Background: an optimization exercise with open tools, aiming at small area, a short achievable clock period and few clock cycles per item. Do not read the settings as production practice.
The RTL of this run was laid out without a check of its function.
Power and IR drop assume default switching activity.

### Clock distribution

Drawn at 1.5 px/um.
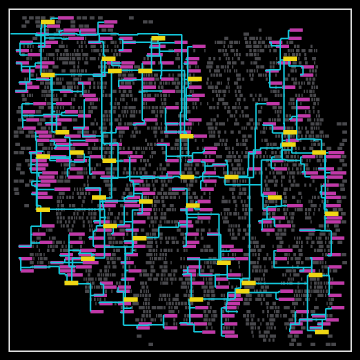
### Sizing map

Drawn at 2 px/um.
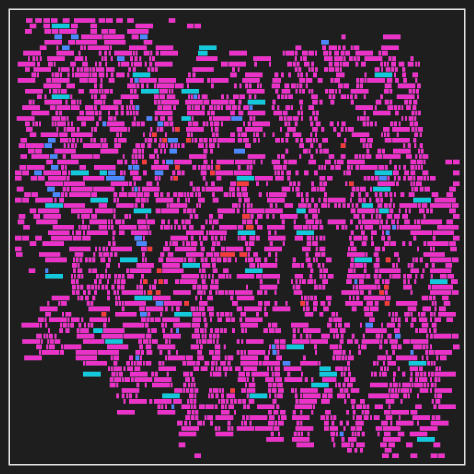
### Wiring by layer

Drawn at 2 px/um.
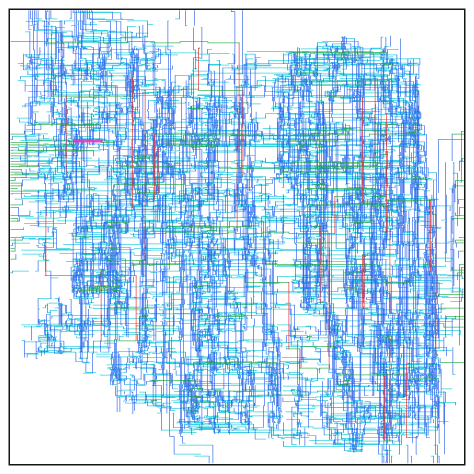
### Track usage over the die

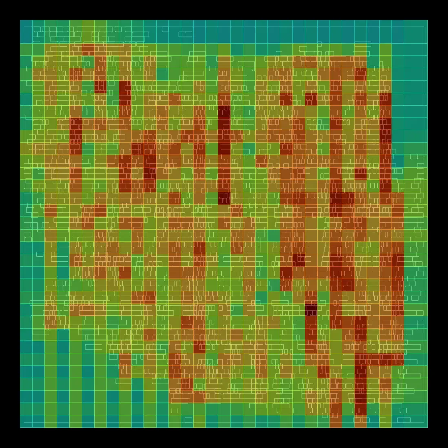
### Critical path on the layout

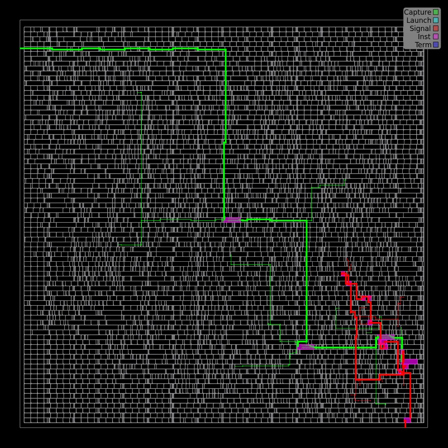
===== flow/design.v =====
`timescale 1ns/10ps
module  CONV(
	input	wire				clk,
	input	wire				reset,
	output reg 				busy,	
	input	wire				ready,	
	output reg [11:0]	iaddr,
	input	wire [19:0] idata, 		 
	output reg	 			cwr,
	output reg [11:0]	caddr_wr,
	output reg [19:0]	cdata_wr,  
	output reg	 			crd,
	output reg [11:0]	caddr_rd, 
	input	wire [19:0]	cdata_rd,  
	output reg [2:0] 	csel	 
);
	localparam [19:0] KERNEL_0_0 = 20'h0A89E;
	localparam [19:0] KERNEL_0_1 = 20'h092D5;
	localparam [19:0] KERNEL_0_2 = 20'h06D43;
	localparam [19:0] KERNEL_0_3 = 20'h01004;
	localparam [19:0] KERNEL_0_4 = 20'hF8F71;
	localparam [19:0] KERNEL_0_5 = 20'hF6E54;
	localparam [19:0] KERNEL_0_6 = 20'hFA6D7;
	localparam [19:0] KERNEL_0_7 = 20'hFC834;
	localparam [19:0] KERNEL_0_8 = 20'hFAC19;
	localparam [19:0] KERNEL_1_0 = 20'hFDB55;
	localparam [19:0] KERNEL_1_1 = 20'h02992;
	localparam [19:0] KERNEL_1_2 = 20'hFC994;
	localparam [19:0] KERNEL_1_3 = 20'h050FD;
	localparam [19:0] KERNEL_1_4 = 20'h02F20;
	localparam [19:0] KERNEL_1_5 = 20'h0202D;
	localparam [19:0] KERNEL_1_6 = 20'h03BD7;
	localparam [19:0] KERNEL_1_7 = 20'hFD369;
	localparam [19:0] KERNEL_1_8 = 20'h05E68;
	parameter [19:0] BIAS_0 = 20'h01310;
	parameter [19:0] BIAS_1 = 20'hF7295;
	reg [20:0] 	ma;
	reg [19:0]	mb;
	reg  				me;
	wire [40:0] mo;
	wire 				mv;
	multi_div
	#(
	  .SIZE_A(21),
	  .SIZE_B(20),
	  .SIGNED(1),
	  .STEP_SIZE(1) 
	) multi_u1(
	  .clk(clk),.reset(reset),
	  .en(me),
	  .select(1'b0),
	  .a(ma),
	  .b(mb),
	  .P(mo),
	  .div_zero(),
	  .Valid(mv),
	  .Busy()
	);
	parameter LAYER_0 	= 0,
						LAYER_1_2 = 1,
						IDLE 			= 2;
	reg [1:0] 				state;
	reg 							IMG_S;
	reg [5:0] 				state_x,state_y;
	reg [3:0] 				state_step;
	reg [1:0] 				state_dx,state_dy;  
	reg signed [43:0] write_reg;
	always@(*)begin
		busy <= state==IDLE ? 0:1;
	end
	always @(posedge clk or posedge reset) begin
		if(reset)begin
			state <= IDLE;
			cwr <= 0;
			iaddr <= 0;
			csel <= 0;
			crd <= 0;
			caddr_rd <= 0;
			IMG_S <= 0;
			me<= 0;
			write_reg <= 0;
			state_step <= 0;
			{state_y,state_x} 	<= 0;
			{state_dx,state_dy} <= 0;
		end else begin
			case(state)
				LAYER_0:begin	
					case(state_step)
						0:begin
							if( $signed(state_x+state_dx-1) < 0 || $signed(state_x+state_dx-1) > 63 
								|| $signed(state_y+state_dy-1) < 0 || $signed(state_y+state_dy-1) > 63)begin
								iaddr <= 0;	
								state_step <= 3;
							end else begin
								iaddr[11:6] 	<= state_y + state_dy - 1;
								iaddr[5:0] 	<= state_x + state_dx - 1;
								state_step <= state_step + 1;
							end
						end
						1:begin
							me <= 1;
							ma <= idata;
							if(IMG_S==0)begin
								case({state_dy,state_dx})
									{2'd0,2'd0}: mb <= KERNEL_0_0;
									{2'd0,2'd1}: mb <= KERNEL_0_1;
									{2'd0,2'd2}: mb <= KERNEL_0_2;
									{2'd1,2'd0}: mb <= KERNEL_0_3;
									{2'd1,2'd1}: mb <= KERNEL_0_4;
									{2'd1,2'd2}: mb <= KERNEL_0_5;
									{2'd2,2'd0}: mb <= KERNEL_0_6;
									{2'd2,2'd1}: mb <= KERNEL_0_7;
									{2'd2,2'd2}: mb <= KERNEL_0_8;
									default mb <= 0;
								endcase
							end
							else begin
								case({state_dy,state_dx})
									{2'd0,2'd0}: mb <= KERNEL_1_0;
									{2'd0,2'd1}: mb <= KERNEL_1_1;
									{2'd0,2'd2}: mb <= KERNEL_1_2;
									{2'd1,2'd0}: mb <= KERNEL_1_3;
									{2'd1,2'd1}: mb <= KERNEL_1_4;
									{2'd1,2'd2}: mb <= KERNEL_1_5;
									{2'd2,2'd0}: mb <= KERNEL_1_6;
									{2'd2,2'd1}: mb <= KERNEL_1_7;
									{2'd2,2'd2}: mb <= KERNEL_1_8;
									default mb <= 0;
								endcase
							end
							state_step <= state_step + 1;
						end
						2:begin
							me <= 0;
							if(mv)begin  
								write_reg <= $signed(write_reg) + $signed(mo); 
								state_step <= state_step + 1;
							end
							else state_step <= state_step;
						end
						3:begin
							if(state_dy == 2 && state_dx == 2)begin
								{state_dx,state_dy} <= 0;
								state_step <= state_step + 1;
								if(IMG_S) write_reg <= $signed(write_reg) + ($signed(BIAS_1)<<16);
								else write_reg <= $signed(write_reg) + ($signed(BIAS_0)<<16);
							end else if(state_dx == 2)begin
								state_dx <= 0;
								state_dy <= state_dy + 1;
								state_step <= 0;
							end else begin
								state_dx <= state_dx + 1;
								state_step <= 0;
							end
						end
						4:begin
								cwr <= 1;
								csel <= IMG_S ? 2:1;
								state_step <= state_step + 1;
								caddr_wr <= {state_y,state_x};
								cdata_wr <= (write_reg < 0) ? 0 :  ((write_reg>>16)+write_reg[15]) ;  
						end
						5:begin
							cwr <= 0;
							if(state_y == 63 && state_x == 63)begin
								if(IMG_S)begin
									state <= LAYER_1_2;
									IMG_S <= 0;
								end else begin
									IMG_S <= 1;
								end 	
								state_x <= 0;
								state_y <= 0;
							end 
							else if(state_x == 63)begin
								state_x <= 0;
								state_y <= state_y + 1; 
							end 
							else begin
								state_x <= state_x + 1;
							end
							state_dx <= 0;
							state_dy <= 0;
							state_step <= 0;
							write_reg <= 0;
						end
					endcase
				end 
				LAYER_1_2:begin
					case(state_step)
						0:begin
							csel <= IMG_S ? 2 : 1;
							cwr <= 0;
							crd <= 1;
							caddr_rd[11-:5] <= state_y; 
							caddr_rd[5-:5]  <= state_x; 
							caddr_rd[6] <= 0;
							caddr_rd[0] <= 0;
							state_step <= state_step + 1;
						end
						1:begin
							caddr_rd[6] <= 0;
							caddr_rd[0] <= 1;
							write_reg <= 	cdata_rd;			
							state_step <= state_step + 1;
						end
						2:begin
							caddr_rd[6] <= 1;
							caddr_rd[0] <= 0;
							write_reg <= (write_reg > cdata_rd) ? write_reg : cdata_rd;			
							state_step <= state_step + 1;
						end
						3:begin
							caddr_rd[6] <= 1;
							caddr_rd[0] <= 1;
							write_reg <= (write_reg > cdata_rd) ? write_reg : cdata_rd;			
							state_step <= state_step + 1;
						end
						4:begin
							crd <= 0;
							cwr <= 1;
							csel <= IMG_S ? 4 : 3;
							caddr_wr <= {2'b00,state_y[4:0],state_x[4:0]};
							cdata_wr <= (write_reg > cdata_rd) ? write_reg : cdata_rd;			
							state_step <= state_step + 1;
						end
						5:begin
							csel <= 5;
							if(IMG_S) caddr_wr <= {1'b0,state_y[4:0],state_x[4:0],1'b1};
							else caddr_wr <= {1'b0,state_y[4:0],state_x[4:0],1'b0};
							state_step <= state_step + 1;
						end
						6:begin
							cwr <= 0;
							if(state_y==31 && state_x==31)begin
								if(IMG_S)begin
									state <= IDLE;
									IMG_S <= 0;
								end else begin
									IMG_S <= 1;
								end
								state_x <= 0;
								state_y <= 0;
							end
							else if(state_x == 31)begin
								state_y <= state_y + 1;
								state_x <= 0;
							end else begin
								state_x <= state_x + 1;
							end
							state_step <= 0;
						end
					endcase
				end
				IDLE:begin
					if(ready)begin
						state <= LAYER_0;
					end
					cwr <= 0;
					IMG_S <= 0;
					me <= 0;
					write_reg <= 0;
					state_step <= 0;
					{state_y,state_x} 	<= 0;
					{state_dx,state_dy} <= 0;
				end
			endcase
		end
	end
endmodule
module multi_div
#(
  parameter SIZE_A = 128,
  parameter SIZE_B = 64,
  parameter SIGNED = 0,
  parameter STEP_SIZE = 1 
)(
  input wire clk,reset,
  input wire en,
  input wire select,
  input wire [SIZE_A-1:0] a,
  input wire [SIZE_B-1:0] b,
  output reg [SIZE_A+SIZE_B-1:0] P,
  output reg div_zero,
  output reg Valid,
  output reg Busy
);
  parameter READ_IN       = 0,
            CALCULATE     = 1,
            PREPARE_DATA  = 2,
            DATA_OUT      = 3;
  reg [1:0] state;
  reg [9:0] state_counter;
  reg neg_signed;
  reg [SIZE_A-1:0] data_b;
  reg [SIZE_A+SIZE_B:0] r;   
  always@(*)begin
    Valid <= (state == DATA_OUT) ? 1'b1:1'b0;
    Busy  <= (state == CALCULATE || state == PREPARE_DATA) ? 1'b1:1'b0;
  end
  always@(posedge clk or posedge reset)begin
    if(reset)begin
      state <= READ_IN;
      state_counter <= 0;
    end else begin
      case(state)
        READ_IN   :begin
          if(en)begin
            if(select && b==0)begin
              state <= DATA_OUT;
              div_zero <= 1;
            end else begin
              state <= CALCULATE;
              div_zero <= 0;
            end 
            state_counter <= 0;
          end  
        end
        CALCULATE :begin
          if(state_counter == (SIZE_A/STEP_SIZE)-1)begin
            state <= PREPARE_DATA;
            state_counter <= 0;
          end
          else begin
            state_counter <= state_counter + 1;
          end
        end
        PREPARE_DATA:begin
          state <= DATA_OUT;
          state_counter <= 0;
        end
        DATA_OUT  :begin
          state <= READ_IN;
          state_counter <= 0;
        end
        default begin
          state <= READ_IN;
          state_counter <= 0;
        end
      endcase
    end
  end
  reg [SIZE_A-1:0] na;
  reg [SIZE_B-1:0] nb;
  reg in_select;
  integer i;
  always@(posedge clk or posedge reset)begin
    if(reset)begin
      r = 0;
      data_b = 0;
			P = 0;
      neg_signed = 0;
    end else begin
      case(state)
        READ_IN   :begin
          if(en)begin
            if(SIGNED)begin
              neg_signed = a[SIZE_A-1] ^ b[SIZE_B-1];
              na = a[SIZE_A-1] ? -a:a;
              nb = b[SIZE_B-1] ? -b:b;
            end
            else begin
              na = a;
              nb = b;
            end
            r = {na,1'b0,{SIZE_B{1'b0}}};
            data_b = nb;
            in_select = select;
          end  
        end
        CALCULATE :begin
          for(i=0;i<STEP_SIZE;i=i+1)begin 
          	r = r[SIZE_A+SIZE_B] ? ((r<<1)+data_b) : (r<<1);
          end
        end
        PREPARE_DATA:begin
          P = r[SIZE_A+SIZE_B-1:0];
          if(neg_signed)begin
            P = -P;
          end
        end
      endcase
    end
  end
endmodule

===== flow/run.sh =====
#!/bin/bash
# synth_recipe.tcl (not shown) runs the flow's synth.tcl, then flattens the netlist and writes it again
# the make line also repeats each setting of config.mk as NAME=value (left out here)
make -C /OpenROAD-flow-scripts/flow DESIGN_CONFIG=/design/flow/config.mk WORK_HOME=/design/flow/orfs CLKGATE_MAP_FILE= SYNTH_SCRIPT=/design/flow/synth_recipe.tcl finish

===== flow/config.mk =====
export PLATFORM = sky130hd
export DESIGN_NAME = CONV
export DESIGN_NICKNAME = CONV
export VERILOG_FILES = /design/flow/design.v
export SDC_FILE = /design/flow/constraint.sdc
export NUM_CORES = 4
export LEC_CHECK = 0
export CAP_MARGIN = 20
export CORE_MARGIN = 2
export CORE_UTILIZATION = 40
export SLEW_MARGIN = 20

===== flow/constraint.sdc =====
create_clock -name core_clock -period 10.0 [get_ports {clk}]
set_input_delay 2.0000 -clock core_clock [delete_from_list [all_inputs] [get_ports {clk}]]
set_output_delay 2.0000 -clock core_clock [all_outputs]
set_load 0.01 [all_outputs]

==> summary.txt <==
- The number of cells traversed by the worst register-to-register path is 13.
- On the final layout, the worst hold slack is between 0.4 and 0.5 ns.
- The switching power is about 2.3 mW.
- The count of inserted antenna diode cells is 0.
- In this run the critical register-to-register path is captured at state_step[3]$_DFFE_PP0P_.
- In this run the static leakage power is approximately 9.4 nW.
- The core box area is ~49000 um^2.
- Based on the critical path, the design can be clocked at up to approximately 0.22 GHz.
- The beginning of the critical path is cdata_rd[9].
- Setup violations remaining at the end of the flow were counted as 0.
- Across the VDD grid, the largest voltage drop is ~0.10 mV.
- The synthesis warning total is 2.
- In this run, power in flip-flops and latches comes to 1.73 mW.
- Synthesis produced a netlist with a net count of about 2500.
- 105 I/O pins were placed.
- In the detailed route, the total length drawn on met2 is between 20000 and 30000 um.
- The hold violation total from the final report is 0.
- The proportion of total power due to net switching is 43.2%.
- The category of cells accounting for the largest share of critical-path delay is simple AND/OR/NAND/NOR gates.
- The floorplan die width is 227 um.
- The number of global-route vias before repair was approximately 17000.
- The count of standard-cell rows is 81.
- The cell count along the critical path is 11.
- The power per unit of standard cell area is between 200 and 250 nW/um^2.
- Summing every instance area after synthesis gives roughly 20000 um^2.
- The number of clock sinks is between 200 and 300.
- The origin of the worst min-delay path is iaddr[0]$_DFFE_PP0P_.
- The global route total overflow is 0.
- The routed layout has 17800 vias.
- Of all nets on the critical path, the largest fanout is 16.
- The detail route stage leaves a number of antenna-violating nets equal to 0.
- The arrival time of the worst setup path is approximately 5.0 ns.
- The worst slack at placement is 4.96 ns.
- The met1 routed wirelength after detailed routing is 27700 um.
- Among all flip-flop cells after synthesis, the most frequent one is sky130_fd_sc_hd__dfrtp_1.
- The routing usage on met2 is 38.9%.
- In the routed layout, each cell is associated on average with a via count of 5.77.
- Sorting the synthesized cells by area gives the leading types as sky130_fd_sc_hd__dfrtp_1, sky130_fd_sc_hd__edfxtp_1, sky130_fd_sc_hd__ha_1, sky130_fd_sc_hd__o21ai_0, sky130_fd_sc_hd__nand2_1.
- Walking the worst path, the cells encountered are clkdlybuf4s50_1, inv_1, ha_1, nand4_1, or3_1, o21ai_0, nand3_1, nand3_1, and3_1, a22oi_1, o21ai_0.
- The flow ran to the end and the layout has no timing, DRC or antenna violations.
- In this run the top signal layer used is met5.
- STA classifies the critical path startpoint as an input pin.
- The number of pins with negative max-slew slack in the final report came to 0.
- The die outline area is 51500 um^2.
- The number of enable flip-flop cells after synthesis is between 60 and 70.
- The start-to-end type of the worst setup path is input pin to flop.
- Sorting the synthesized cells by how often they occur yields sky130_fd_sc_hd__nand2_1, sky130_fd_sc_hd__o21ai_0, sky130_fd_sc_hd__dfrtp_1, sky130_fd_sc_hd__nor2_1, sky130_fd_sc_hd__a21oi_1.
- The path with the worst hold slack has its endpoint at iaddr[0]$_DFFE_PP0P_.
- At the end of routability-driven placement, the weighted congestion stood at 0.956.
-- 'Clock distribution' (at the start) --
yellow -> clock drivers  # count 35
magenta -> flip-flops  # count 282
cyan -> clock wires  # length 4470 um
routed clock nets = 36
clock-net power: 1.20 mW
final worst clock skew: 0.0264 ns
Clk Latency, worst-skew pair: 0.56 ns

-- 'Sizing map' (at the start) --
cyan -> _6 and larger  # cells 43, share 1.8%
blue -> _2 cells  # cells 50, share 2.1%
red -> _3 and _4 cells  # cells 30, share 1.2%
magenta -> _0 and _1 cells  # cells 2295, share 95%
Final WS setup: 5.47 ns
area growth from synthesis to layout: 13.2%

-- 'Wiring by layer' (at the start) --
cyan -> metal 1  # wire length 27.7 mm
green -> metal 3  # wire length 3160 um
blue -> metal 2  # wire length 28.2 mm
magenta -> metal 5  # wire length 12.9 um
red -> metal 4  # wire length 1480 um

-- 'Track usage over the die' (at the start) --
final design utilization: 45.9%
gr busiest metal: met2
GRT Util Overall: 23.7%
average wire length per cell after detail routing: 19.6 um
met3 global-route usage: 3.01%

-- 'Critical path on the layout' (at the start) --
shortest period the worst path allows: 4.53 ns
setup_tns: 0 ns
non-filler instance count after layout: 3082

per-stage QoR:
stage | cells | util, % | area (um^2) | power, mW
2_1_floorplan | 2358 | - | 19900 | 3.42
3_3_place_gp | 3020 | 43.7 | 21500 | 4.06
3_5_place_dp | 3020 | 43.7 | 21500 | 4.09
4_1_cts | 3082 | 45.9 | 22500 | 5.31
5_1_grt | 3082 | 45.9 | 22500 | 5.70
6_report | 3082 | 45.9 | 22500 | 5.32
layout make-up:
cell class / instances / area [um^2]
Multi-Input combinational cell: 1834 / 11600
Clock buffer: 50 / 982
Clock inverter: 12 / 78.8
Fill cell: 4851 / 26500
Sequential cell: 282 / 7400
Tap cell: 664 / 831
Timing Repair Buffer: 129 / 1230
Inverter: 111 / 424
placed cells by master, fill, tap and decap left out, types with 17 or more instances in the layout:
master                            count
sky130_fd_sc_hd__nand2_1            273
sky130_fd_sc_hd__o21ai_0            251
sky130_fd_sc_hd__dfrtp_1            212
sky130_fd_sc_hd__nor2_1             195
sky130_fd_sc_hd__a21oi_1            191
sky130_fd_sc_hd__ha_1               133
sky130_fd_sc_hd__inv_1              107
sky130_fd_sc_hd__clkdlybuf4s50_1    104
sky130_fd_sc_hd__xor2_1              79
sky130_fd_sc_hd__edfxtp_1            69
sky130_fd_sc_hd__nor3_1              68
sky130_fd_sc_hd__xnor2_1             67
sky130_fd_sc_hd__nand3_1             59
sky130_fd_sc_hd__a21o_1              37
sky130_fd_sc_hd__clkbuf_16           35
sky130_fd_sc_hd__o31ai_1             32
sky130_fd_sc_hd__and3_1              31
sky130_fd_sc_hd__nand4_1             28
sky130_fd_sc_hd__buf_4               25
sky130_fd_sc_hd__or3_1               24
sky130_fd_sc_hd__mux2_2              21
sky130_fd_sc_hd__nor2b_1             20
sky130_fd_sc_hd__o22ai_1             20
sky130_fd_sc_hd__and2_1              18
sky130_fd_sc_hd__a31oi_1             17
cells by family (layout without fill, tap and decap cells):
family / Yosys count / after routing / share of synthesized area [%]
AO/OA/AOI/OAI: 725 / 725 / 22.4
flip-flops: 282 / 282 / 37.2
adder cells (fa/ha/maj): 138 / 138 / 8.84
AND/OR/NAND/NOR: 791 / 791 / 18.6
buffers and inverters: 242 / 302 / 4.64
multiplexers: 34 / 34 / 1.84
XOR/XNOR: 146 / 146 / 6.43

-- static timing again, ports no longer ideal --
The results above use ideal ports. As a check the final layout listed here was re-extracted and re-timed, cells and wires unchanged. Step 1, drivers: a clkbuf_16 drives clk and a buf_2 each remaining input, both assumed. Step 2 also shifts input and output timing later by t, the mid clock arrival at the registers, as if the neighbouring blocks saw the same clock. Three values: no drivers, after step 1, after step 2; two values: the first two.
t, ns: 0.604
setup slack, ns: 5.466 / 5.502 / 4.898
slew at the worst register clock pin (ns): 0.06 / 0.06
After both steps setup and hold are still met in this run. The setup slack of this run moves by +0.036 ns with the drivers and by -0.568 ns with both steps.
